This is an optimization exercise on Yosys and OpenROAD, whose aim is small area and a short achievable clock period, not a production implementation. RTL that was checked went through simulation tests only; none was proved equivalent to the original. Some runs may be left out. An edit can pass the tests and still lose a function that they never use. Only the layout flow was run in runs 2 to 5; the RTL was not checked for function there. Power figures rest on the tool's default switching activity, not on a simulated workload.

### config.mk
export PLATFORM = sky130hd
export DESIGN_NAME = cpu
export DESIGN_NICKNAME = cpu
export VERILOG_FILES = /design/flow/design.v
export SDC_FILE = /design/flow/constraint.sdc
export NUM_CORES = 4
export LEC_CHECK = 0
export CAP_MARGIN = 20
export CORE_MARGIN = 2
export CORE_UTILIZATION = 40
export SLEW_MARGIN = 20
### constraint.sdc
create_clock -name core_clock -period 5.5 [get_ports {clk50}]
set_input_delay 1.1000 -clock core_clock [delete_from_list [all_inputs] [get_ports {clk50}]]
set_output_delay 1.1000 -clock core_clock [all_outputs]
set_load 0.01 [all_outputs]
### design.v
`timescale 1ns / 1ps
module BCDto7(
    input [3:0] BCD,
    output reg[6:0] seg
    );
	always@(BCD) begin
		case(BCD)
			4'd0: seg = 7'b0111111;
			4'd1: seg = 7'b0000110;
			4'd2: seg = 7'b1011011;
			4'd3: seg = 7'b1001111;
			4'd4: seg = 7'b1100110;
			4'd5: seg = 7'b1101101;
			4'd6: seg = 7'b1111101;
			4'd7: seg = 7'b0000111;
			4'd8: seg = 7'b1111111;
			4'd9: seg = 7'b1101111;
			4'd10: seg = 7'b1110111;
			4'd11: seg = 7'b1011110;
			4'd12: seg = 7'b0111001;
			4'd13: seg = 7'b1001110;
			4'd14: seg = 7'b1111001;
			4'd15: seg = 7'b1110001;
			default: seg = 7'd0;
		endcase
	end
endmodule
`timescale 1ns / 1ps
module cpu(
        input [7:0] instruction,
        input clk50,
        input reset,
        output [7:0] address,
        output [6:0] bcd10,
        output [6:0] bcd1
        );
reg [7:0] data [31:0];
reg [7:0] register [3:0]; 
reg [7:0] pc;
reg [7:0] writereg;
integer i;
wire clk = clk50;
wire [7:0] addr = register[instruction[5:4]] + instruction[1:0];
always@(posedge clk, posedge reset)
    begin
    if(reset) begin
        for (i=0;i<16;i=i+1) begin
            data[i] = i;
            data[i+16] = -i;
        end
        for(i=0;i<4;i=i+1) begin
            register[i] = 0;
        end
        pc = 0;
        writereg =0;		
    end else begin
        case(instruction[7:6])
            2'b00: begin register[instruction[1:0]] = register[instruction[3:2]] + register[instruction[5:4]];
            writereg = register[instruction[1:0]];
            end
            2'b01: begin
                register[instruction[3:2]]  = (addr < 8'd32) ? data[addr[4:0]] : 8'd0;
                writereg = register[instruction[3:2]];
            end
            2'b10: begin
                if (addr < 8'd32) data[addr[4:0]] = register[instruction[3:2]];
            end
            2'b11: begin
                if (instruction[1]) begin
                    pc = pc + instruction[0] - 2;
                end else begin
                    pc = pc + instruction[1:0];
                end
            end
        endcase
        pc = pc + 1;
    end
end
assign address = pc;
BCDto7 T1(writereg[7:4], bcd10);
BCDto7 T2(writereg[3:0], bcd1);
endmodule
### run.sh
#!/bin/bash
# synth_recipe.tcl (not shown) runs the flow's synth.tcl, then flattens the netlist and writes it again
# the make line also repeats each setting of config.mk as NAME=value (left out here)
make -C /OpenROAD-flow-scripts/flow DESIGN_CONFIG=/design/flow/config.mk WORK_HOME=/design/flow/orfs CLKGATE_MAP_FILE= SYNTH_SCRIPT=/design/flow/synth_recipe.tcl finish
Run 1, PDN straps and rails:
Drawn at 2 px/µm. Pins as bars on the die edge. Tap cells in grey.
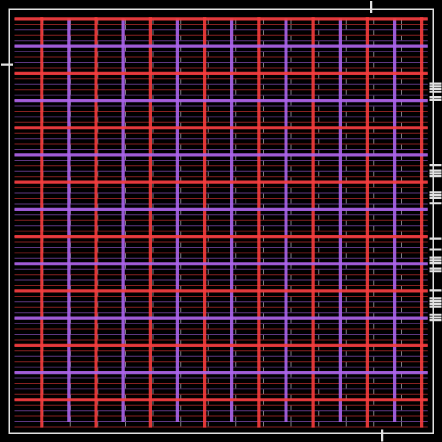
colour	net
purple	VDD
red	VSS
met1 rails	76
signal pins	32
tap cells	539
met4 straps	15
met5 straps	15
die width: 211.2 µm
total core area: 0.04213 mm²
Die Y: 211.2 µm

Run 1, cell classes on the final placement:
Drawn at 3 px/µm.
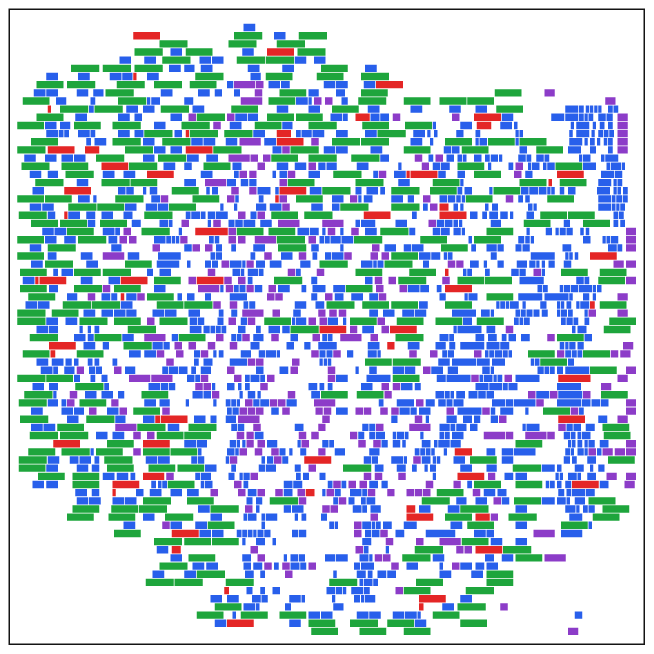
colour	class	cells	share of their area
red	clock drivers and dummy loads	66	5.7%
green	flops	304	38%
blue	combinational and other logic	1141	44%
purple	other buffers and delay cells	311	13%
Layout Utilization: 50.72%
Rows: 75

Run 1, routed clock nets over the placement:
Drawn at 3 px/µm.
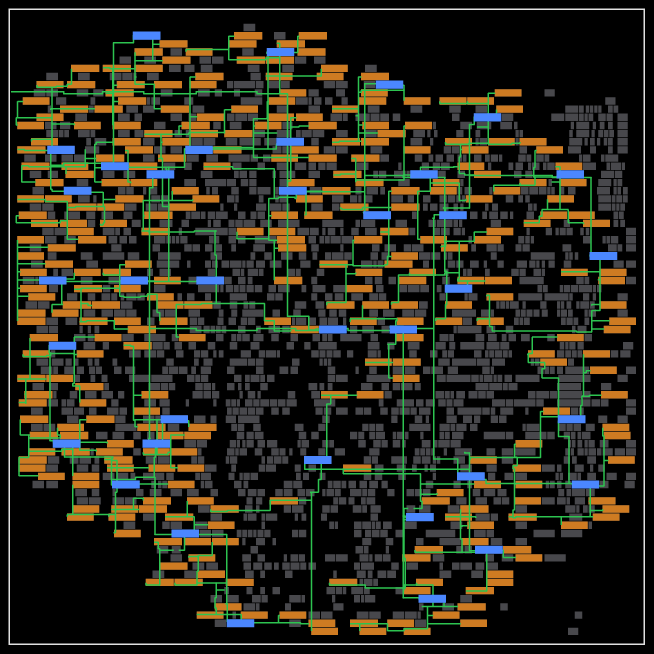
[green] clock wires | length: 4480 µm
[orange] flip-flops | count: 304
[blue] clock drivers | count: 36
flops lie	spread over the die
clock power share: 18.7%
Setup Skew: 0.01852 ns
P_clk: 2.41 mW

==> summary.txt, run 1 <==
Outcome
  – Status: finished clean

Clock network
  – Hold buffers post-CTS: 0
  – H-tree lvl count: 2
  – CTS buffer count: 36
  – Post-CTS Setup Repair Bufs: 0
  – CTS tree: built
  – Clock Path Buffers: 3
  – CTS resizes: 1
  – Clock latency on the worst-skew pair: 0.56 ns
  – Clk slew on worst S/H paths: 0.06 ns

Routing
  – WL/cell: 26.93 µm
  – Post-DR vias/cell: 6.165
  – Drt pass-1 iters: 5
  – WL met1: 27060 µm
  – Routed via count: 14560
  – Final wirelength: 63570 µm

Critical path
  – Critical path class: input port to flip-flop
  – Nature of the critical path endpoint: flip-flop
  – Req. time, crit path: 5.94 ns
  – Worst flop-to-flop path startpoint: register[1][0]
  – Critical Path Start: instruction[4]
  – Worst reg2reg endpoint: register[1][0]
  – Crit path to: register[2][6]

Worst hold path
  – HP Class: flip-flop to flip-flop
  – Hold path startpoint: data[7][5]

Global route
  – Antenna violations before repair: 0
  – First-pass GRT wire length: 95750 µm
  – Vias in the first global route: 14770

Timing
  – Worst Tran Pin Value: 1.044 ns
  – Final Hold Vio Count: 0
  – Headroom to the max-slew limit: 29.46%
  – PnR worst setup slack: 0.2210 ns

Placement
  – Post-DP HPWL: 46530 µm
  – Pre-CTS setup slack: -0.6318 ns

Floorplanning
  – Ports: 32
  – Die Area: 0.04461 mm²

Final layout
  – Share of cells above drive strength 1: 43.41%
  – Antenna cells: 0
  – Most frequent cells in the layout: mux2_2, buf_4, dfrtp_1, dfstp_2, nand2_1
  – Non-Filler Instances: 2361

Yosys
  – Mapped Area: 0.01717 mm²
  – Yosys top cell area share: 26.23%
  – Register area share after synthesis: 45.20%
  – Top post-synthesis cells by area: dfrtp_1, dfstp_2, mux2_2, nand2_1, ha_1
  – Yosys reg bits: 304
  – Cell with the most instances after synthesis: mux2_2
  – Synth cell count leaders: mux2_2, dfrtp_1, dfstp_2
  – Synth area leader: dfrtp_1
  – Yosys warns: 4

Power
  – Pleak: 9.247 nW
run 1: metrics by stage:
step / setup TNS (ns) / hold WS (ns) / total power [mW] / util (%) / instance area [µm²]
floorplan: 0 / 0.4676 / 7.052 / - / 17180
global placement: -26.94 / 0.4826 / 10.24 / 47.89 / 20180
detailed placement: -18.38 / 0.4889 / 10.34 / 47.92 / 20190
CTS: 0 / 0.5021 / 12.80 / 50.72 / 21370
global route: 0 / 0.5133 / 13.44 / 50.72 / 21370
finish: 0 / 0.5019 / 12.89 / 50.72 / 21370
run 1: worst min path at each step:
stage	to	cells past startpoint	slack, ns
floorplan	register[3][7]	2	0.47
global placement	data[7][5]	1	0.48
detailed placement	data[7][5]	1	0.49
CTS	data[7][5]	1	0.50
global route	data[30][0]	1	0.51
finish	data[7][5]	1	0.50
run 1: area by class of cell:
class | instances | area (µm²)
repair buffers | 311 | 2713
clock buffers | 52 | 1011
multi-input cells | 1103 | 8901
well taps | 539 | 674.4
fillers | 3777 | 20760
clock inverters | 14 | 163.9
flip-flops and latches | 304 | 7762
inverters | 38 | 146.4
run 1: sequential cells by signal (all words and copies together) (netlist names):
signal / cells
data: 256
register: 32
writereg: 8
pc: 8
run 1: power breakdown:
group	internal (mW)	switching (mW)	leakage, nW	total (mW)
Clock	1.39	1.02	0.575	2.41
Combinational	2.83	3.84	5.02	6.66
Sequential	3.18	0.636	3.65	3.82
Total	7.40	5.49	9.25	12.9
run 1: logic make-up (layout without fill, tap and decap cells):
kind of cell / after synthesis / in the layout / share of synthesized area [%]
flops: 304 / 304 / 45.20
simple gates: 396 / 396 / 12.42
mux: 304 / 304 / 20.82
buf+inv: 136 / 415 / 3.147
fa+ha+maj: 30 / 30 / 2.317
xor+xnor: 23 / 23 / 1.173
compound gates: 350 / 350 / 14.92
run 1: metal layers:
metal  global-route usage (%)  up-vias
li1                         -     6369
met1                    38.59     7369
met2                    46.82      653
met3                    3.970      165
met4                    12.85        0
met5                        0        -
run 1: critical path, cell delays in order:
cell             delay, ns
clkdlybuf4s50_1       0.53
buf_4                 0.14
mux4_2                0.51
buf_4                 0.17
ha_1                  0.28
a21o_1                0.21
or4_1                 0.49
and3_1                0.25
a32o_1                0.24
a2111oi_1             0.59
buf_4                 0.22
o2111ai_1             0.15
or4b_4                0.65
o211ai_1              0.13
nand2_1               0.06
Run 1, wires after detailed routing:
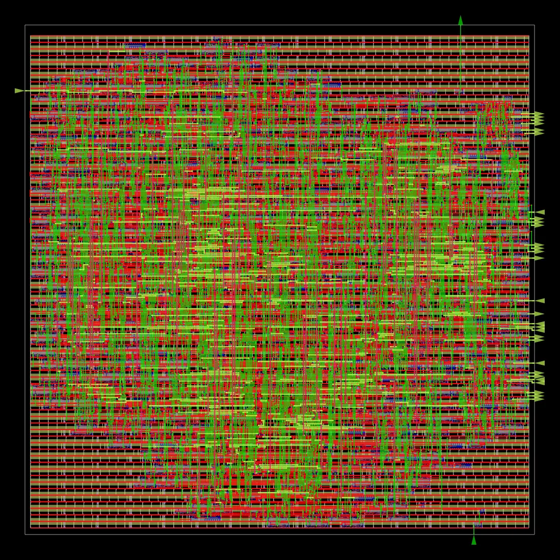

## Run 2: what changed since run 1
==> design.v (replaced) <==
`timescale 1ns / 1ps
module BCDto7(
    input [3:0] BCD,
    output reg[6:0] seg
    );
	always@(BCD) begin
		case(BCD)
			4'd0: seg = 7'b0111111;
			4'd1: seg = 7'b0000110;
			4'd2: seg = 7'b1011011;
			4'd3: seg = 7'b1001111;
			4'd4: seg = 7'b1100110;
			4'd5: seg = 7'b1101101;
			4'd6: seg = 7'b1111101;
			4'd7: seg = 7'b0000111;
			4'd8: seg = 7'b1111111;
			4'd9: seg = 7'b1101111;
			4'd10: seg = 7'b1110111;
			4'd11: seg = 7'b1011110;
			4'd12: seg = 7'b0111001;
			4'd13: seg = 7'b1001110;
			4'd14: seg = 7'b1111001;
			4'd15: seg = 7'b1110001;
			default: seg = 7'd0;
		endcase
	end
endmodule
module cpu(
        input [7:0] instruction,
        input clk50,
        input reset,
        output [7:0] address,
        output [6:0] bcd10,
        output [6:0] bcd1
        );
reg [7:0] data [31:0];
reg [7:0] r0, r1, r2, r3;
reg [7:0] pc;
reg [7:0] writereg;
integer i;
wire [1:0] op = instruction[7:6];
wire [1:0] ia = instruction[5:4];
wire [1:0] ib = instruction[3:2];
wire [1:0] ic = instruction[1:0];
reg [7:0] ra, rb;
always @* begin
    case (ia) 2'd0: ra = r0; 2'd1: ra = r1; 2'd2: ra = r2; default: ra = r3; endcase
    case (ib) 2'd0: rb = r0; 2'd1: rb = r1; 2'd2: rb = r2; default: rb = r3; endcase
end
wire [7:0] addr = ra + {6'd0, ic};
wire inrange = addr[7:5] == 3'd0;
wire [7:0] rdata = inrange ? data[addr[4:0]] : 8'd0;
wire [7:0] sum = ra + rb;
wire wr_en = (op == 2'b00) | (op == 2'b01);
wire [1:0] wsel = op[0] ? ib : ic;
wire [7:0] wval = op[0] ? rdata : sum;
always @(posedge clk50, posedge reset) begin
    if (reset) begin
        for (i = 0; i < 16; i = i + 1) begin
            data[i] <= i;
            data[i+16] <= -i;
        end
    end else if (op == 2'b10 && inrange) begin
        data[addr[4:0]] <= rb;
    end
end
always @(posedge clk50, posedge reset) begin
    if (reset) begin
        r0 <= 8'd0; r1 <= 8'd0; r2 <= 8'd0; r3 <= 8'd0;
        writereg <= 8'd0;
    end else if (wr_en) begin
        writereg <= wval;
        case (wsel)
            2'd0: r0 <= wval;
            2'd1: r1 <= wval;
            2'd2: r2 <= wval;
            default: r3 <= wval;
        endcase
    end
end
always @(posedge clk50, posedge reset) begin
    if (reset) pc <= 8'd0;
    else if (op == 2'b11) pc <= pc + (instruction[1] ? {8{~instruction[0]}} : {6'd0, instruction[0], ~instruction[0]});
    else pc <= pc + 8'd1;
end
assign address = pc;
BCDto7 T1(writereg[7:4], bcd10);
BCDto7 T2(writereg[3:0], bcd1);
endmodule
Run 2, wires after detailed routing:
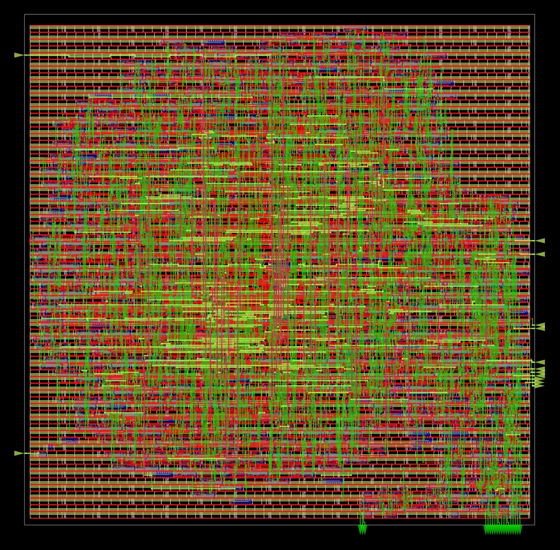
uppermost layer routed: met4
WL met2: 25150 µm
final wirelength: 53790 µm
routed via count: 12380
GRT Total Usage: 26.19%

Run 2, cell classes on the final placement:
Drawn at 3 px/µm.
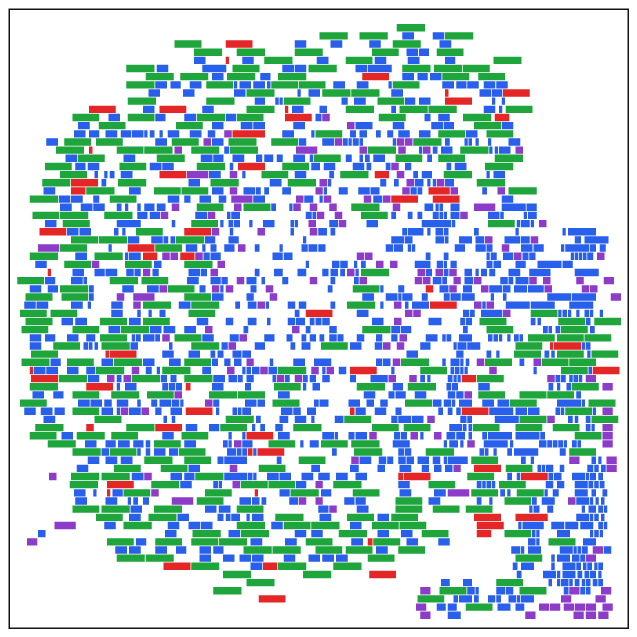
colour	class	cells	share of their area
purple	other buffers and delay cells	184	8.4%
blue	combinational and other logic	1013	44%
green	flops	304	42%
red	clock drivers and dummy loads	65	6.4%
Rows: 73
register share of the cell area: 40.13%
Layout Utilization: 48.35%

==> summary.txt, run 2 <==
Yosys
  – Cell with the most instances after synthesis: mux2_2
  – Register area share after synthesis: 47.64% (+2.4 points)
  – Mapped Area: 0.01629 mm² (-5.1%)
  – Top post-synthesis cells by area: dfrtp_1, dfstp_2, mux2_2, nand2_1, mux4_2
  – Top_reg_cell synth: dfrtp_1
  – Asr flop ratio synth: 100.0%
  – Synth cell types: 90
  – Synth Area per Inst: 11.60 µm²
  – Synth cell count leaders: mux2_2, dfrtp_1, nand2_1
  – Synth area leader: dfrtp_1
  – Yosys top cell area share: 27.64% (+1.4 points)
  – Yosys warns: 3 (-1)
  – Yosys reg bits: 304 (unchanged)
  – Syn Inst Count: 1405
  – Post-synth EDFFs: 0

Floorplanning
  – Starting Density: 40.73%
  – Total core area: 0.04001 mm² (-5.1%)
  – Die width: 205.8 µm (-2.5%)
  – Die Area: 0.04237 mm² (-5.0%)
  – Die Y: 205.8 µm (-2.5%)
  – Ports: 32 (unchanged)

Timing
  – Setup Skew: 0.02206 ns (+0.003533 ns)
  – Max frequency: 0.1920 GHz
  – Headroom to the max-slew limit: 34.39% (+4.9 points)
  – WHS: 0.4842 ns (-0.01762 ns)
  – Worst Tran Pin Value: 0.9841 ns (-0.05985 ns)
  – Final Hold Vio Count: 0 (unchanged)
  – Max-slew violation count: 0
  – Setup_tns: 0 ns (unchanged)
  – Setup violations, final: 0
  – Crit path time final: 5.207 ns

Final layout
  – Share of cells above drive strength 1: 42.66% (-0.76 points)
  – Commonest non-fill, non-tap cell in the layout: mux2_2
  – Area Overhead vs Synth: 18.72%
  – Fillcell total: 3653 (-3.3%)
  – Number of flip-flops in the largest register: 256 (unchanged)
  – Post-route cell area: 0.01934 mm² (-9.5%)
  – Antenna cells: 0 (unchanged)
  – Most frequent cells in the layout: mux2_2, dfrtp_1, buf_4, nand2_1, dfstp_2

Critical path
  – Worst Path Buf+Inv: 5 (+1)
  – Nature of the critical path endpoint: flip-flop
  – Crit path cell chain: clkdlybuf4s50_1 -> buf_4 -> mux4_2 -> buf_4 -> ha_1 -> a21o_1 -> or4_1 -> o211ai_2 -> a21oi_1 -> o22ai_1 -> nor4_1 -> buf_4 -> nand4_1 -> o311ai_2 -> buf_4 -> o21ai_0
  – Crit path max-delay family: compound AO/OA/AOI/OAI gates
  – Startpoint types: input port
  – Max stage delay on crit path: 0.82 ns (+0.17 ns)
  – CP max stage cell: a21oi_1
  – Crit-path max FO: 8
  – Most Frequent Cell on Critical Path: buf_4
  – R2R Setup Slk: 0.99 ns
  – Req. time, crit path: 5.90 ns (-0.04 ns)
  – Critical path class: input port to flip-flop

Routing
  – Drt pass-1 iters: 6 (+1)
  – 1st-iter DRT viols: 998
  – Antenna-violating nets left: 0
  – Post-DR vias/cell: 5.921 (-4.0%)

Power
  – Worst vdd ir: 0.2981 mV
  – Pwr/cell area: 495.9 mW/mm²
  – Pwr Total: 9.593 mW (-26%)
  – Pleak: 8.381 nW (-9.4%)

Clock network
  – Hold buffers post-CTS: 0 (unchanged)
  – CTS resizes: 0 (-1)
  – Post-CTS Setup Repair Bufs: 0 (unchanged)
  – CTS buffer count: 36 (unchanged)
  – Clock Path Buffers: 3 (unchanged)
  – Clk root buf: clkbuf_16
  – H-tree lvl count: 2 (unchanged)
  – Clk slew on worst S/H paths: 0.06 ns (about the same)
  – Clock Sinks: 304
  – CTS tree: built
  – Clock latency on the worst-skew pair: 0.55 ns (about the same)

Job
  – Max-Cap Viols: 0

Global route
  – Largest net degree at the start of global routing: 120
  – Antenna violations before repair: 0 (unchanged)
  – First-pass GRT wire length: 81760 µm (-15%)
  – Vias in the first global route: 12720 (-14%)
  – Grt total ovfl: 0

Placement
  – Post-DP HPWL: 38340 µm (-18%)
  – Placed Area: 0.01815 mm² (-10%)
  – PortBufs: 31

Worst hold path
  – HP Class: flip-flop to flip-flop

Outcome
  – Status: finished clean
Run 2, metal layers overlaid:
Drawn at 3 px/µm.
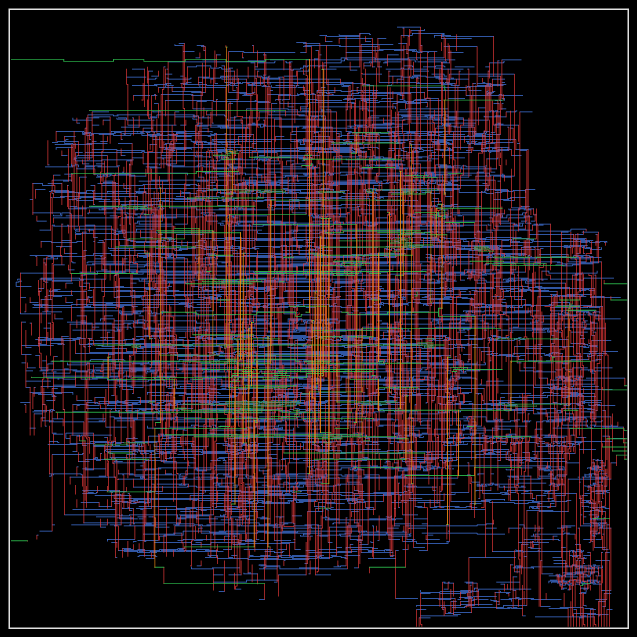
colour	layer	wire length
orange	metal 4	2160 µm
blue	metal 1	23.1 mm
green	metal 3	3350 µm
red	metal 2	25.1 mm
WL/cell: 25.72 µm

run 2: cell types whose count changed after synthesis, moves of 13 or more:
cell	previous run	this run
clkbuf_1	80	56
nor3_1	33	14
nand3_1	45	28
o21ai_1	3	19
mux2i_1	22	35
nand2_1	93	129
o211ai_1	35	5
run 2: per-stage QoR:
step / setup slack, ns / instances
after global routing: 0.1754 / 2091
final: 0.2929 / 2091
after detailed placement: -0.09317 / 2026
after floorplan: 0.4582 / 1405
after global placement: -0.03312 / 2026
after CTS: 0.4572 / 2091
run 2: final timing paths:
| kind | startpoint | endpoint | cells past startpoint |
|---|---|---|---|
| min in group asynchronous | reset | data[1][1] | 2 |
| setup / recovery | instruction[4] | r1[7] | 16 |
| hold reg to reg | data[9][1] | data[9][1] | 2 |
| max in group asynchronous | reset | data[4][4] | 3 |
| setup reg to reg | r3[0] | r1[7] | 14 |
| hold / removal | data[9][1] | data[9][1] | 2 |
run 2: kinds of logic (layout without fill, tap and decap cells):
| logic type | Yosys count | after routing | synth area share (%) |
|---|---|---|---|
| AND/OR/NAND/NOR | 334 | 334 | 10.46 |
| XOR/XNOR | 14 | 14 | 0.7525 |
| flip-flops | 304 | 304 | 47.64 |
| multiplexers | 315 | 315 | 23.00 |
| buffers and inverters | 119 | 280 | 3.071 |
| AO/OA/AOI/OAI | 285 | 285 | 12.33 |
| adder cells (fa/ha/maj) | 34 | 34 | 2.749 |
run 2: per-layer routing:
layer,global-route usage [%],up-vias,part of all wire (%)
met2,42.04,446,47
met4,10.99,0,4.0
met5,0,-,0
met1,34.93,6366,43
li1,-,5457,-
met3,4.609,111,6.2
run 2: layout make-up:
cell class	count	area [µm²]	area share, %
inverters	31	121.4	0.6274
clock buffers	55	1074	5.549
well taps	525	656.9	3.396
clock inverters	10	120.1	0.6209
repair buffers	184	1572	8.124
flip-flops and latches	304	7762	40.13
multi-input cells	982	8039	41.56
run 2: power breakdown:
group,leakage [nW],total (mW),internal [mW],switching (mW)
clock,0.583,2.42,1.45,0.972
sequential,3.74,3.05,2.73,0.316
combinational,4.06,4.13,1.64,2.49
total,8.38,9.59,5.81,3.78
Run 2, PDN straps and rails:
Drawn at 2 px/µm. Pins as bars on the die edge. Tap cells in grey.
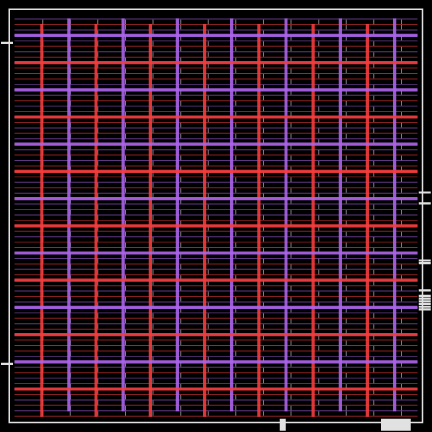

## Run 3: what changed since run 2
--- a/design.v
+++ b/design.v
@@ -39,3 +39,3 @@
 reg [7:0] writereg;
-integer i;
+integer i, j;
 wire [1:0] op = instruction[7:6];
@@ -50,6 +50,17 @@
 wire [7:0] addr = ra + {6'd0, ic};
-wire inrange = addr[7:5] == 3'd0;
-wire [7:0] rdata = inrange ? data[addr[4:0]] : 8'd0;
+wire [2:0] lo = {1'b0, ra[1:0]} + {1'b0, ic};      
+wire c5 = lo[2] & (ra[4:2] == 3'b111);             
+wire inrange = c5 ? (ra[7:5] == 3'b111) : (ra[7:5] == 3'b000);
+reg [7:0] bank [3:0];
+reg [2:0] row;
+always @* begin
+    for (j = 0; j < 4; j = j + 1) begin
+        row = ra[4:2] + ((j < ra[1:0]) ? 3'd1 : 3'd0);
+        bank[j] = data[{row, j[1:0]}];
+    end
+end
+wire [7:0] word = bank[lo[1:0]];
+wire [7:0] rdata = inrange ? word : 8'd0;
 wire [7:0] sum = ra + rb;
-wire wr_en = (op == 2'b00) | (op == 2'b01);
+wire wr_en = ~op[1];
 wire [1:0] wsel = op[0] ? ib : ic;
--- a/config.mk
+++ b/config.mk
@@ -10,2 +10,3 @@
 export CORE_UTILIZATION = 40
+export SETUP_SLACK_MARGIN = 1.5
 export SLEW_MARGIN = 20
Run 3, PDN straps and rails:
Drawn at 2 px/µm. Pins as bars on the die edge. Tap cells in grey.
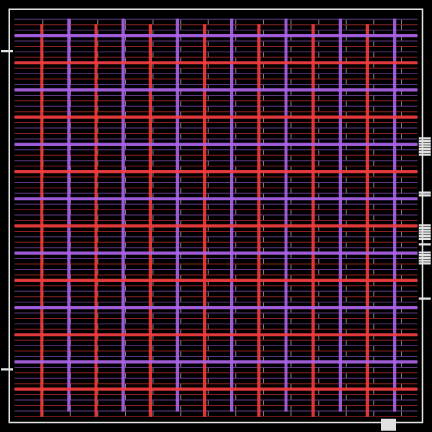
colour	net
purple	VDD
red	VSS
rows	73
signal pins	32
die width: 205.9 µm
Die Y: 205.9 µm
total core area: 0.04001 mm²

Run 3, wires after detailed routing:
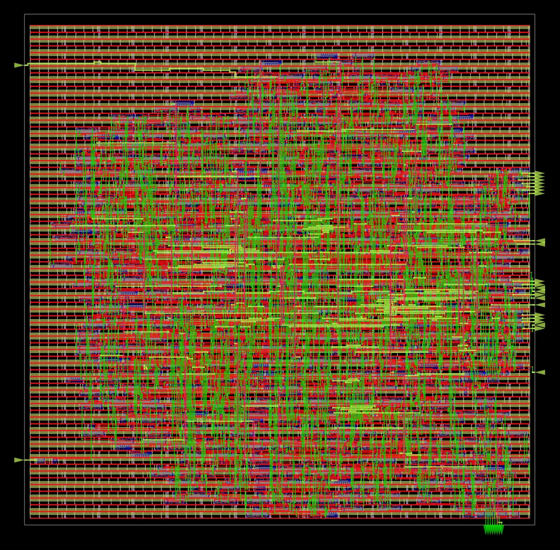
WL met2: 19710 µm
GRT Total Usage: 20.65%

==> summary.txt, run 3 <==
Outcome
  – Status: finished clean

Yosys
  – Top_reg_cell synth: dfrtp_1
  – Syn Inst Count: 1326 (-5.6%)
  – Cell with the most instances after synthesis: mux2_2
  – Synth Area per Inst: 12.30 µm² (+6.0%)
  – Yosys warns: 4 (+1)
  – Mapped Area: 0.01631 mm² (about the same)
  – Post-synth EDFFs: 0 (unchanged)
  – Synth cell types: 83 (-7.8%)
  – Asr flop ratio synth: 100.0% (unchanged)
  – Yosys reg bits: 304 (unchanged)

Routing
  – 1st-iter DRT viols: 794 (-20%)
  – Post-DR vias/cell: 5.681 (-4.1%)
  – Routed via count: 10980 (-11%)
  – Drt pass-1 iters: 5 (-1)
  – WL/cell: 22.09 µm (-14%)

Final layout
  – Most frequent cells in the layout: mux2_2, dfrtp_1, dfstp_2, nand2_1, nor2_1
  – Number of flip-flops in the largest register: 256 (unchanged)
  – Share of cells above drive strength 1: 43.25% (+0.60 points)
  – Layout Utilization: 47.09% (-1.3 points)
  – Commonest non-fill, non-tap cell in the layout: mux2_2
  – Area Overhead vs Synth: 15.52%

Placement
  – Post-Place Cells: 1851 (-8.6%)
  – Post-DP HPWL: 28130 µm (-27%)
  – PortBufs: 31 (unchanged)

Critical path
  – Req. time, crit path: 5.89 ns (about the same)
  – R2R Setup Slk: 1.88 ns (+0.89 ns)
  – Crit-path max FO: 8 (unchanged)
  – Nature of the critical path endpoint: flip-flop
  – Worst flop-to-flop path startpoint: r3[1]
  – Worst reg2reg endpoint: data[18][0]
  – Critical path class: input port to flip-flop

Clock network
  – Clock Path Buffers: 3 (unchanged)
  – Clk slew on worst S/H paths: 0.05 ns (about the same)
  – Clock Sinks: 304 (unchanged)
  – H-tree lvl count: 2 (unchanged)
  – Hold buffers post-CTS: 0 (unchanged)

Worst hold path
  – HP Class: flip-flop to flip-flop
  – Hold path startpoint: data[27][3]
  – Hold Path End: data[27][3]

Timing
  – Final Hold Vio Count: 0 (unchanged)
  – Crit path time final: 3.960 ns (-1.247 ns)
  – Headroom to the max-slew limit: 38.20% (+3.8 points)
  – Worst Tran Pin Value: 0.9270 ns (-0.05707 ns)

Global route
  – First-pass GRT wire length: 66650 µm (-18%)
  – Antenna violations before repair: 0 (unchanged)
  – Largest net degree at the start of global routing: 120 (unchanged)
  – Grt total ovfl: 0 (unchanged)

Job
  – Max-Cap Viols: 0 (unchanged)

Floorplanning
  – Ports: 32 (unchanged)
  – Starting Density: 40.76% (about the same)
  – Die Area: 0.04239 mm² (about the same)

Power
  – Pleak: 8.404 nW (+0.28%)
  – Worst vdd ir: 0.2218 mV (-26%)
Run 3, routed clock nets over the placement:
Drawn at 3 px/µm.
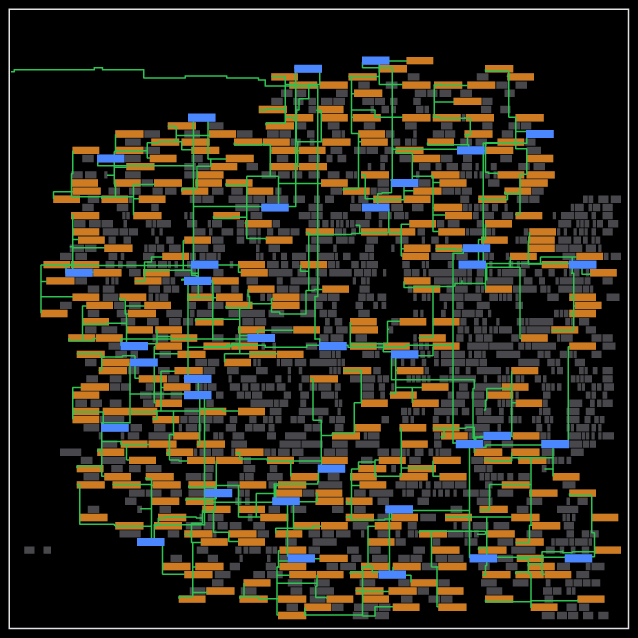
[blue] clock drivers | count: 35
[green] clock wires | length: 4260 µm
[orange] flip-flops | count: 304
flops lie	spread over the die
routed clock nets	36
clock power share: 20.6%
Setup Skew: 0.01801 ns
clock latency on the worst-skew pair: 0.52 ns
P_clk: 2.28 mW

## run 3: logic make-up after synthesis
logic type | Yosys count | synth area share (%)
muxes | 350 | 27.12
DFF | 304 | 47.61
buffers and inverters | 114 | 3.077
xor gates and xnor gates | 19 | 1.067
adders and majority gates | 41 | 3.284
and+or+nand+nor | 274 | 8.817
AOI/OAI and AO/OA | 224 | 9.032
## run 3: per-stage QoR
step	hold WS, ns	setup WS, ns	instance area [µm²]	power (mW)
after floorplan	0.4599	0.4582	16510	6.867
after global placement	0.4754	0.2286	17390	8.386
after detailed placement	0.4847	0.1658	17390	8.478
after CTS	0.4973	1.508	18620	10.91
after global routing	0.5020	1.482	18840	11.70
final	0.4904	1.540	18840	11.06
## run 3: worst max-delay path: stages
cell and delay [ns]:
buf_6 0.12, mux4_2 0.57, buf_4 0.17, inv_1 0.11
fa_2 0.36, and3b_1 0.24, xnor2_1 0.14, or4_4 0.57
nor2b_2 0.29, buf_4 0.21, nand2_4 0.12, mux2_1 0.33
## run 3: timing repair
action                     4_1_cts  5_1_grt
setup endpoints to repair      296      186
pin swaps                        7       11
setup buffers                    5       14
resized for setup               20       28
## run 3: power breakdown
group	internal [mW]	leakage [nW]	switching [mW]
Sequential	3.08	3.69	0.436
Combinational	2.26	4.16	3.00
Clock	1.34	0.552	0.936
Total	6.68	8.40	4.37
## run 3: worst max path at each step
stage | start | end | slack, ns | cells after the start
CTS | instruction[5] | data[27][1] | 1.51 | 11
floorplan | reset | data[0][0] | 0.46 | 1
global placement | instruction[4] | r1[2] | 0.23 | 12
finish | instruction[4] | data[18][0] | 1.54 | 12
global route | instruction[4] | data[18][0] | 1.48 | 12
detailed placement | instruction[4] | r1[2] | 0.17 | 12
## run 3: cell type report
type / instances / area [µm²]
Fill cell: 3635 / 21170
Sequential cell: 304 / 7762
Timing Repair Buffer: 94 / 853.3
Multi-Input combinational cell: 908 / 8290
Clock inverter: 9 / 50.05
Inverter: 39 / 153.9
Clock buffer: 54 / 1070
Tap cell: 525 / 656.9
## run 3: per-layer routing
layer	global-route usage, %	wire, µm	vias to the layer above
met3	3.422	2375	79
li1	-	-	4946
met4	6.531	1218	0
met1	29.09	19400	5649
met2	32.60	19710	307
met5	0	0	-
Run 3, metal layers overlaid:
Drawn at 3 px/µm.
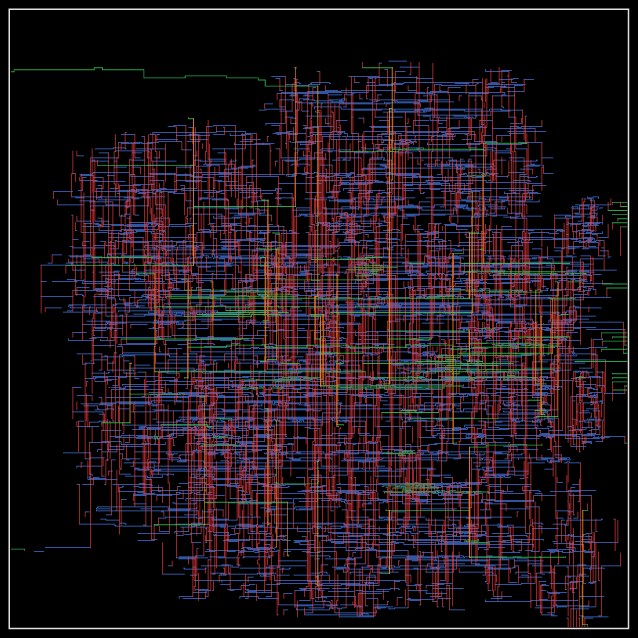

## Run 4: what changed since run 3
--- a/config.mk
+++ b/config.mk
@@ -10,3 +10,3 @@
 export CORE_UTILIZATION = 40
-export SETUP_SLACK_MARGIN = 1.5
+export SETUP_SLACK_MARGIN = 2.5
 export SLEW_MARGIN = 20
Run 4, metal layers overlaid:
Drawn at 3 px/µm.
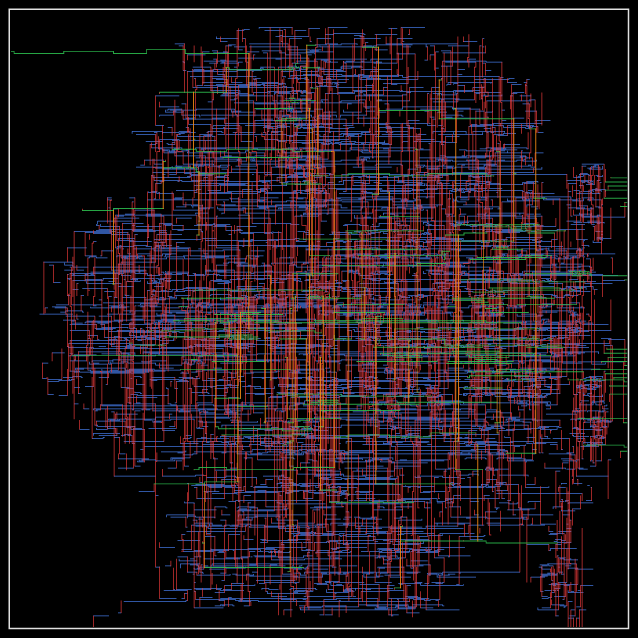
colour	layer	wire length
green	metal 3	2930 µm
blue	metal 1	20.2 mm
orange	metal 4	2030 µm
red	metal 2	21.5 mm
routed via count: 11510
final wirelength: 46710 µm
WL/cell: 23.32 µm
GRT Total Usage: 22.08%

Run 4, PDN straps and rails:
Drawn at 2 px/µm. Pins as bars on the die edge. Tap cells in grey.
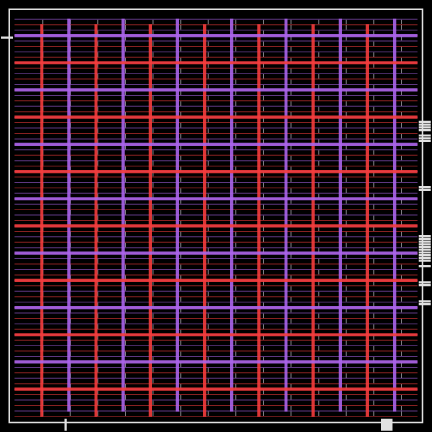
colour	net
purple	VDD
red	VSS
rows	73
met4 straps	14
signal pins	32
tap cells	525
met5 straps	14
worst vdd ir: 0.3035 mV

==> summary.txt, run 4 <==
Final layout
  – Commonest non-fill, non-tap cell in the layout: mux2_2
  – Area Overhead vs Synth: 26.30%
  – Number of flip-flops in the largest register: 256 (unchanged)
  – Most frequent cells in the layout: mux2_2, dfrtp_1, dfstp_2, buf_4, mux2_4
  – Final Net Count: 1503
  – Share of cells above drive strength 1: 54.87% (+12 points)

Yosys
  – Synth Area per Inst: 12.30 µm² (unchanged)
  – Post-synth EDFFs: 0 (unchanged)
  – Synth cell types: 83 (unchanged)
  – Syn Inst Count: 1326 (unchanged)
  – Yosys warns: 4 (unchanged)
  – Asr flop ratio synth: 100.0% (unchanged)
  – Mapped Area: 0.01631 mm² (unchanged)
  – Yosys reg bits: 304 (unchanged)
  – Top_reg_cell synth: dfrtp_1
  – Cell with the most instances after synthesis: mux2_2

Global route
  – Largest net degree at the start of global routing: 110 (-8.3%)
  – Met3 global-route usage: 4.352% (+0.93 points)
  – Met1 Resource Use GR: 29.77% (+0.68 points)
  – Antenna violations before repair: 0 (unchanged)
  – First-pass GRT wire length: 70840 µm (+6.3%)
  – Met2 usage: 34.93% (+2.3 points)

Timing
  – Worst Tran Pin Value: 0.9420 ns (+0.01501 ns)
  – Max frequency: 0.2722 GHz
  – WHS: 0.4980 ns (+0.007590 ns)
  – PnR worst setup slack: 1.826 ns (+0.2865 ns)
  – Headroom to the max-slew limit: 37.20% (-1.0 points)
  – Crit path time final: 3.674 ns (-0.2865 ns)
  – Setup Skew: 0.007405 ns (-0.01061 ns)

Placement
  – Routability Congestion: 0.8669
  – Placed Area: 0.01789 mm² (+2.9%)
  – Post-DP HPWL: 29540 µm (+5.0%)
  – Pre-CTS setup slack: 0.3487 ns (+0.1829 ns)
  – PortBufs: 31 (unchanged)

Clock network
  – Clock Path Buffers: 3 (unchanged)
  – Clock latency on the worst-skew pair: 0.54 ns (+0.02 ns)
  – H-tree lvl count: 2 (unchanged)
  – Clk slew on worst S/H paths: 0.06 ns (about the same)
  – Clock Sinks: 304 (unchanged)

Floorplanning
  – Starting Density: 40.76% (unchanged)
  – Die width: 205.9 µm (unchanged)
  – Ports: 32 (unchanged)
  – Die Y: 205.9 µm (unchanged)
  – Total core area: 0.04001 mm² (unchanged)
  – Die Area: 0.04239 mm² (unchanged)

Critical path
  – Worst reg2reg endpoint: r0[6]
  – Req. time, crit path: 5.95 ns (+0.06 ns)
  – Critical path class: input port to flip-flop
  – Worst flop-to-flop path startpoint: r3[0]
  – R2R Setup Slk: 2.08 ns (+0.20 ns)
  – Nature of the critical path endpoint: flip-flop

Routing
  – WL met2: 21540 µm (+9.3%)
  – WL met1: 20210 µm (+4.2%)
  – 1st-iter DRT viols: 979 (+23%)
  – Uppermost layer routed: met4
  – Post-DR vias/cell: 5.744 (+1.1%)
  – WL met3: 2932 µm (+23%)
  – Drt pass-1 iters: 6 (+1)

Outcome
  – Status: finished clean

Power
  – Pleak: 9.076 nW (+8.0%)
  – Pwr/cell area: 611.7 mW/mm²

Worst hold path
  – Hold path startpoint: data[10][0]
  – Hold Path End: data[10][0]
Run 4, cell classes on the final placement:
Drawn at 3 px/µm.
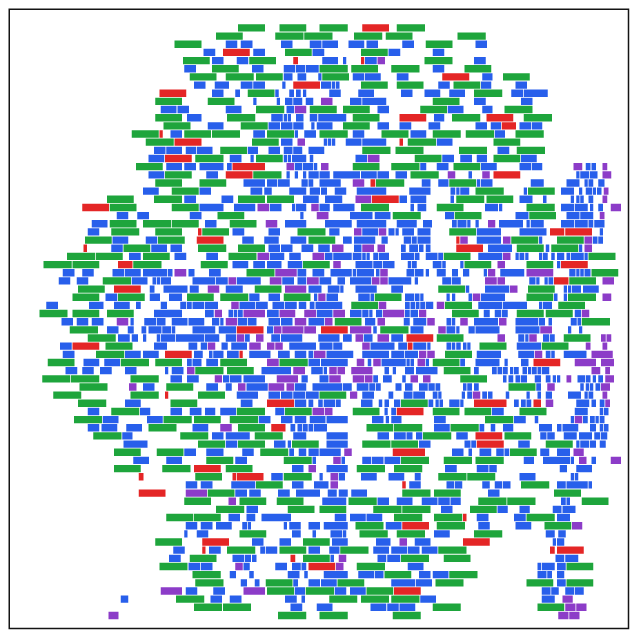
colour	class	cells	share of their area
blue	combinational and other logic	949	47%
purple	other buffers and delay cells	161	7.7%
green	flops	304	39%
red	clock drivers and dummy loads	64	5.9%
post-route cell area: 0.02059 mm²
Layout Utilization: 51.48%
register share of the cell area: 37.72%

==> run 4: cell counts after synthesis <==
No cell type changed its count.
==> run 4: repair_timing <==
action | CTS | global route
hold buffers | 0 | 0
buffers inserted | 63 | 24
gates resized for setup | 126 | 118
pin swaps | 41 | 41
setup endpoints to repair | 313 | 309
cloned | 1 | 2
==> run 4: cell type report <==
type | count | area, µm²
Clock buffer | 54 | 1040
Multi-Input combinational cell | 910 | 9290
Sequential cell | 304 | 7767
Clock inverter | 10 | 127.6
Inverter | 39 | 168.9
Timing Repair Buffer | 161 | 1543
Tap cell | 525 | 656.9
Fill cell | 3388 | 19410
==> run 4: stage by stage <==
step	cells	total power, mW
floorplan	1326	7.224
global placement	1849	8.728
detailed placement	1849	8.815
CTS	1977	11.96
global route	2003	13.23
finish	2003	12.60
==> run 4: critical path: stages <==
cell and delay [ns]:
buf_12 0.09, mux4_2 0.59, and2_4 0.20, ha_4 0.17
ha_4 0.18, xor2_4 0.17, buf_6 0.13, buf_4 0.14
o31ai_4 0.37, a222oi_1 0.21, a21oi_2 0.33, nor4_4 0.08
buf_6 0.15, o31ai_2 0.22
==> run 4: logic make-up (layout without fill, tap and decap cells) <==
kind of cell / count (synthesis) / in the layout / share of synthesized area [%]
AO/OA/AOI/OAI: 224 / 224 / 9.032
AND/OR/NAND/NOR: 274 / 274 / 8.817
flip-flops: 304 / 304 / 47.61
XOR/XNOR: 19 / 20 / 1.067
buffers and inverters: 114 / 264 / 3.077
multiplexers: 350 / 351 / 27.12
adder cells (fa/ha/maj): 41 / 41 / 3.284
==> run 4: power by group <==
group / leakage (nW) / total [mW] / internal (mW) / switching (mW)
Sequential: 3.69 / 3.59 / 3.09 / 0.500
Combinational: 4.81 / 6.63 / 2.96 / 3.67
Clock: 0.572 / 2.38 / 1.45 / 0.934
==> run 4: worst max-delay path by stage <==
stage	startpoint	end	slack [ns]	cells after the start
after floorplan	reset	data[0][0]	0.46	1
after global routing	instruction[4]	r0[6]	1.75	14
after global placement	instruction[4]	writereg[6]	0.40	9
after detailed placement	instruction[4]	r3[3]	0.35	10
final	instruction[4]	r0[6]	1.83	14
after CTS	instruction[4]	r3[6]	1.85	13
Run 4, routed clock nets over the placement:
Drawn at 3 px/µm.
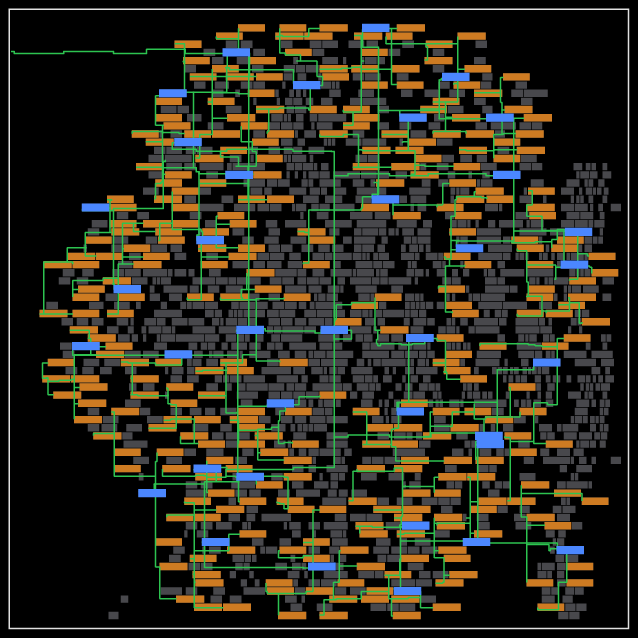

## Run 5: what changed since run 4
--- a/design.v
+++ b/design.v
@@ -36,2 +36,3 @@
 reg [7:0] data [31:0];
+reg [31:0] valid;
 reg [7:0] r0, r1, r2, r3;
@@ -39,3 +40,3 @@
 reg [7:0] writereg;
-integer i, j;
+integer k;
 wire [1:0] op = instruction[7:6];
@@ -50,15 +51,19 @@
 wire [7:0] addr = ra + {6'd0, ic};
-wire [2:0] lo = {1'b0, ra[1:0]} + {1'b0, ic};      
-wire c5 = lo[2] & (ra[4:2] == 3'b111);             
-wire inrange = c5 ? (ra[7:5] == 3'b111) : (ra[7:5] == 3'b000);
-reg [7:0] bank [3:0];
-reg [2:0] row;
+wire inrange = addr[7:5] == 3'd0;
+wire [3:0] sel_lo = 4'd1 << addr[1:0];
+wire [7:0] sel_hi = inrange ? (8'd1 << addr[4:2]) : 8'd0;
+wire [31:0] sel;
+genvar g;
+generate for (g = 0; g < 32; g = g + 1) begin : gsel
+    assign sel[g] = sel_lo[g % 4] & sel_hi[g / 4];
+end endgenerate
+function [7:0] initval(input [4:0] w);
+    initval = w[4] ? (8'd0 - {4'd0, w[3:0]}) : {4'd0, w[3:0]};
+endfunction
+reg [7:0] rdata;
 always @* begin
-    for (j = 0; j < 4; j = j + 1) begin
-        row = ra[4:2] + ((j < ra[1:0]) ? 3'd1 : 3'd0);
-        bank[j] = data[{row, j[1:0]}];
-    end
+    rdata = 8'd0;
+    for (k = 0; k < 32; k = k + 1)
+        rdata = rdata | ({8{sel[k]}} & (valid[k] ? data[k] : initval(k)));
 end
-wire [7:0] word = bank[lo[1:0]];
-wire [7:0] rdata = inrange ? word : 8'd0;
 wire [7:0] sum = ra + rb;
@@ -67,11 +72,10 @@
 wire [7:0] wval = op[0] ? rdata : sum;
+wire st = (op == 2'b10);
+always @(posedge clk50) begin
+    for (k = 0; k < 32; k = k + 1)
+        if (st & sel[k]) data[k] <= rb;
+end
 always @(posedge clk50, posedge reset) begin
-    if (reset) begin
-        for (i = 0; i < 16; i = i + 1) begin
-            data[i] <= i;
-            data[i+16] <= -i;
-        end
-    end else if (op == 2'b10 && inrange) begin
-        data[addr[4:0]] <= rb;
-    end
+    if (reset) valid <= 32'd0;
+    else if (st) valid <= valid | sel;
 end
--- a/config.mk
+++ b/config.mk
@@ -9,4 +9,4 @@
 export CORE_MARGIN = 2
-export CORE_UTILIZATION = 40
-export SETUP_SLACK_MARGIN = 2.5
+export CORE_UTILIZATION = 60
+export SETUP_SLACK_MARGIN = 2.0
 export SLEW_MARGIN = 20
Run 5, routed clock nets over the placement:
Drawn at 3 px/µm.
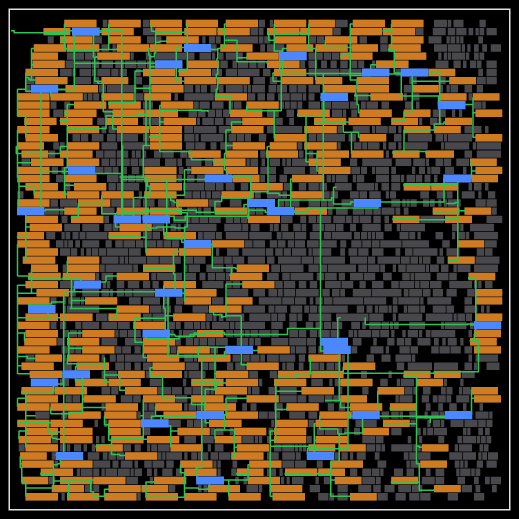
[green] clock wires | length: 3890 µm
[blue] clock drivers | count: 36
[orange] flip-flops | count: 336
flops lie	spread over the die
routed clock nets	37
Setup Skew: 0.03383 ns
clock latency on the worst-skew pair: 0.56 ns
P_clk: 2.52 mW

Run 5, wires after detailed routing:
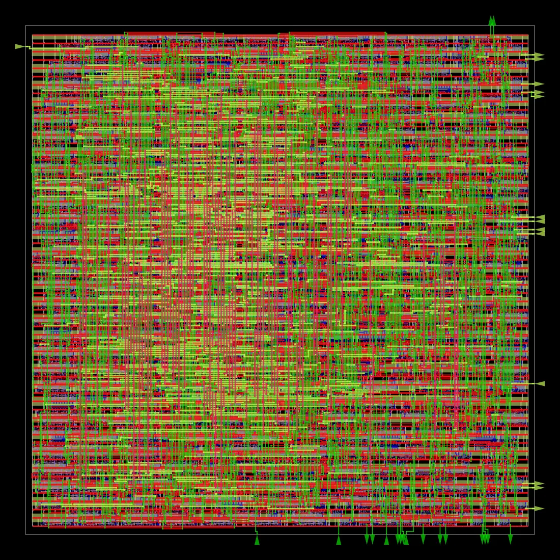
WL met3: 6935 µm
final wirelength: 56120 µm
WL/cell: 28.78 µm
WL met2: 25380 µm

Run 5, cell classes on the final placement:
Drawn at 3 px/µm.
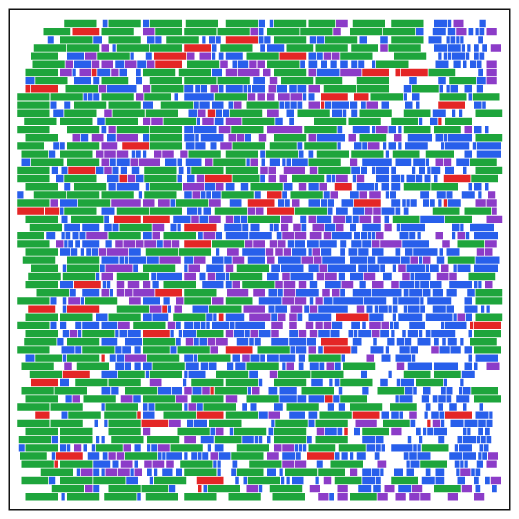
colour	class	cells	share of their area
green	flops	336	46%
purple	other buffers and delay cells	321	15%
blue	combinational and other logic	892	34%
red	clock drivers and dummy loads	66	5.8%
Layout Utilization: 83.25%
register share of the cell area: 44.79%
total core area: 0.02598 mm²
post-route cell area: 0.02163 mm²

==> summary.txt, run 5 <==
Timing
  – Worst Tran Pin Value: 1.036 ns (+0.09367 ns)
  – Crit path time final: 4.518 ns (+0.8441 ns)
  – Max frequency: 0.2213 GHz (-19%)
  – Max-slew violation count: 0
  – PnR worst setup slack: 0.9823 ns (-0.8441 ns)
  – Headroom to the max-slew limit: 30.95% (-6.2 points)

Global route
  – Met1 Resource Use GR: 52.10% (+22 points)
  – GRT busiest layer: met2
  – GRT Total Usage: 39.16% (+17 points)
  – Met2 usage: 61.18% (+26 points)
  – Met3 global-route usage: 8.198% (+3.8 points)
  – Largest net degree at the start of global routing: 52 (-53%)
  – Antenna violations before repair: 0 (unchanged)
  – First-pass GRT wire length: 80800 µm (+14%)

Final layout
  – Logic inverters: 62 (+59%)
  – Multi-input gate area: 0.006952 mm² (-25%)
  – FFs & Latches: 336 (+11%)
  – Most frequent cells in the layout: edfxtp_1, buf_4, nand2_1, buf_6, dfrtp_1
  – Multi-In Gates: 830 (-8.8%)
  – Share of cells above drive strength 1: 36.22% (-19 points)
  – Area Overhead vs Synth: 36.81%
  – Register Area: 0.009691 mm² (+25%)
  – Non-clk bufs: 321 (+99%)
  – Fillcell total: 1342 (-60%)
  – Fraction of area in multi-input gates: 32.13% (-13 points)
  – Clock-cell share: 5.714% (+0.046 points)
  – Commonest non-fill, non-tap cell in the layout: edfxtp_1
  – Clkbuf count: 48 (-11%)
  – Final Net Count: 1631 (+8.5%)
  – Buffering overhead: 14.33% (+6.8 points)
  – Number of flip-flops in the largest register: 256 (unchanged)
  – Largest cell class by area: flip-flops and latches

Yosys
  – Yosys warns: 3 (-1)
  – Synth Area per Inst: 12.40 µm² (+0.86%)
  – Asr flop ratio synth: 23.81% (-76 points)
  – Synth cell types: 88 (+6.0%)
  – Yosys top cell area share: 48.62%
  – Syn Inst Count: 1275 (-3.8%)
  – Top_reg_cell synth: edfxtp_1
  – Yosys reg bits: 336 (+11%)
  – Mapped Area: 0.01581 mm² (-3.0%)
  – Cell with the most instances after synthesis: edfxtp_1
  – Post-synth EDFFs: 256 (+256)

Placement
  – Post-DP HPWL: 34270 µm (+16%)
  – Pre-CTS setup slack: -0.3511 ns (-0.6998 ns)
  – PortBufs: 31 (unchanged)
  – Routability Congestion: 0.9638 (+11%)

Routing
  – 1st-iter DRT viols: 2334 (+140%)
  – Routed via count: 13470 (+17%)
  – Drt pass-1 iters: 6 (unchanged)
  – Post-DR vias/cell: 6.907 (+20%)

Clock network
  – H-tree lvl count: 2 (unchanged)
  – Clock Sinks: 336 (+11%)
  – Clock Path Buffers: 3 (unchanged)
  – Clk slew on worst S/H paths: 0.06 ns (about the same)

Power
  – Pwr/cell area: 522.0 mW/mm² (-15%)
  – Pleak: 8.259 nW (-9.0%)
  – Worst vdd ir: 0.4624 mV (+52%)

Floorplanning
  – Die Y: 166.3 µm (-19%)
  – Ports: 32 (unchanged)
  – Die width: 166.3 µm (-19%)
  – Starting Density: 60.85% (+20 points)
  – Tapcells: 335 (-36%)
  – Die Area: 0.02767 mm² (-35%)

Critical path
  – Nature of the critical path endpoint: flip-flop
  – CP Data Arrival Time: 4.90 ns
  – Critical path class: input port to flip-flop
  – Req. time, crit path: 5.89 ns (-0.06 ns)

Job
  – Max-Cap Viols: 0

Outcome
  – Status: finished clean
-- run 5: cell families after synthesis --
kind of cell / count (synthesis) / share of synthesized area [%]
simple gates: 442 / 14.61
flops: 336 / 61.28
compound gates: 303 / 13.75
buf+inv: 111 / 3.070
fa+ha+maj: 34 / 2.833
mux: 30 / 3.284
xor+xnor: 19 / 1.171
-- run 5: final timing paths --
check	start	to	slack (ns)	cells past startpoint
setup / recovery	instruction[4]	r3[3]	0.98	17
hold / removal	valid[0]	valid[0]	0.49	1
setup reg to reg	r3[0]	r3[3]	1.31	19
hold reg to reg	valid[0]	valid[0]	0.49	1
max in group asynchronous	reset	writereg[4]	3.32	3
min in group asynchronous	reset	valid[31]	0.98	2
-- run 5: worst max-delay path: stages --
cell and delay (ns):
buf_8 0.10, buf_6 0.11, mux4_2 0.37, inv_2 0.06, fa_2 0.37, or2_4 0.25
o22a_4 0.22, buf_6 0.12, o311a_4 0.36, buf_6 0.14, o21ai_4 0.23, o22ai_2 0.10
a211o_1 0.32, or4_4 0.52, nor4_4 0.24, buf_4 0.21, o31ai_1 0.07
-- run 5: metrics by stage --
step / area (µm²) / instances / utilization, % / hold slack, ns / total power, mW
2_1_floorplan: 16230 / 1275 / - / 0.4456 / 5.818
3_3_place_gp: 17960 / 1757 / 69.11 / 0.4709 / 7.532
3_5_place_dp: 17960 / 1757 / 69.11 / 0.4827 / 7.603
4_1_cts: 21150 / 1927 / 81.41 / 0.4949 / 10.84
5_1_grt: 21630 / 1950 / 83.25 / 0.5115 / 11.63
6_report: 21630 / 1950 / 83.25 / 0.4903 / 11.29
-- run 5: what timing repair did --
| action | CTS | global route |
|---|---|---|
| pin swaps | 97 | 37 |
| gates resized for setup | 237 | 69 |
| cloned | 8 | 0 |
| hold buffers | 0 | 0 |
| buffers inserted | 96 | 23 |
| endpoints found under the setup margin | 329 | 319 |
-- run 5: per-layer routing --
layer / vias to the layer above / part of all wire [%]
li1: 5514 / -
met1: 6590 / 35
met2: 1077 / 45
met3: 288 / 12
met4: 0 / 7.4
met5: - / 0
-- run 5: power breakdown --
group	internal (mW)	switching (mW)
Combinational	2.16	3.01
Clock	1.49	1.03
Sequential	3.28	0.331
Total	6.92	4.37

[port drivers added, routing unchanged]
No port has a modelled driver above. Below, the same layouts with a new extraction and two added sets of constraints. Step 1 (the two cells are an assumption about what drives the block):
set clk [get_ports {clk50}]
set_driving_cell -lib_cell sky130_fd_sc_hd__clkbuf_16 $clk
set_driving_cell -lib_cell sky130_fd_sc_hd__buf_2 [delete_from_list [all_inputs] $clk]
Step 2 adds t to the input delays and takes it off the output delays; t is the mean of the earliest and latest rising clock arrival at the registers after step 1. Input paths then give back, and output paths get back, about the clock's delay inside the block. a / b / c = ideal ports / drivers / drivers and shift; a / b = the first two.
run	t, ns	setup slack, ns	hold WS [ns]	worst data-port slew with drivers (ns)
run 1	0.610	0.221 / 0.248 / -0.362	0.502 / 0.502 / 0.502	0.04
run 2	0.596	0.293 / 0.322 / -0.274	0.484 / 0.484 / 0.484	0.04
run 3	0.571	1.540 / 1.555 / 0.984	0.490 / 0.490 / 0.490	0.04
run 4	0.592	1.826 / 1.802 / 1.210	0.498 / 0.498 / 0.498	0.07
run 5	0.592	0.982 / 0.991 / 0.399	0.490 / 0.490 / 0.490	0.05
With both steps, setup timing fails in run 1 and run 2, where it was met with ideal ports. The setup slack of run 4, which loses most, moves by -0.024 ns with the drivers and by -0.616 ns with both steps.
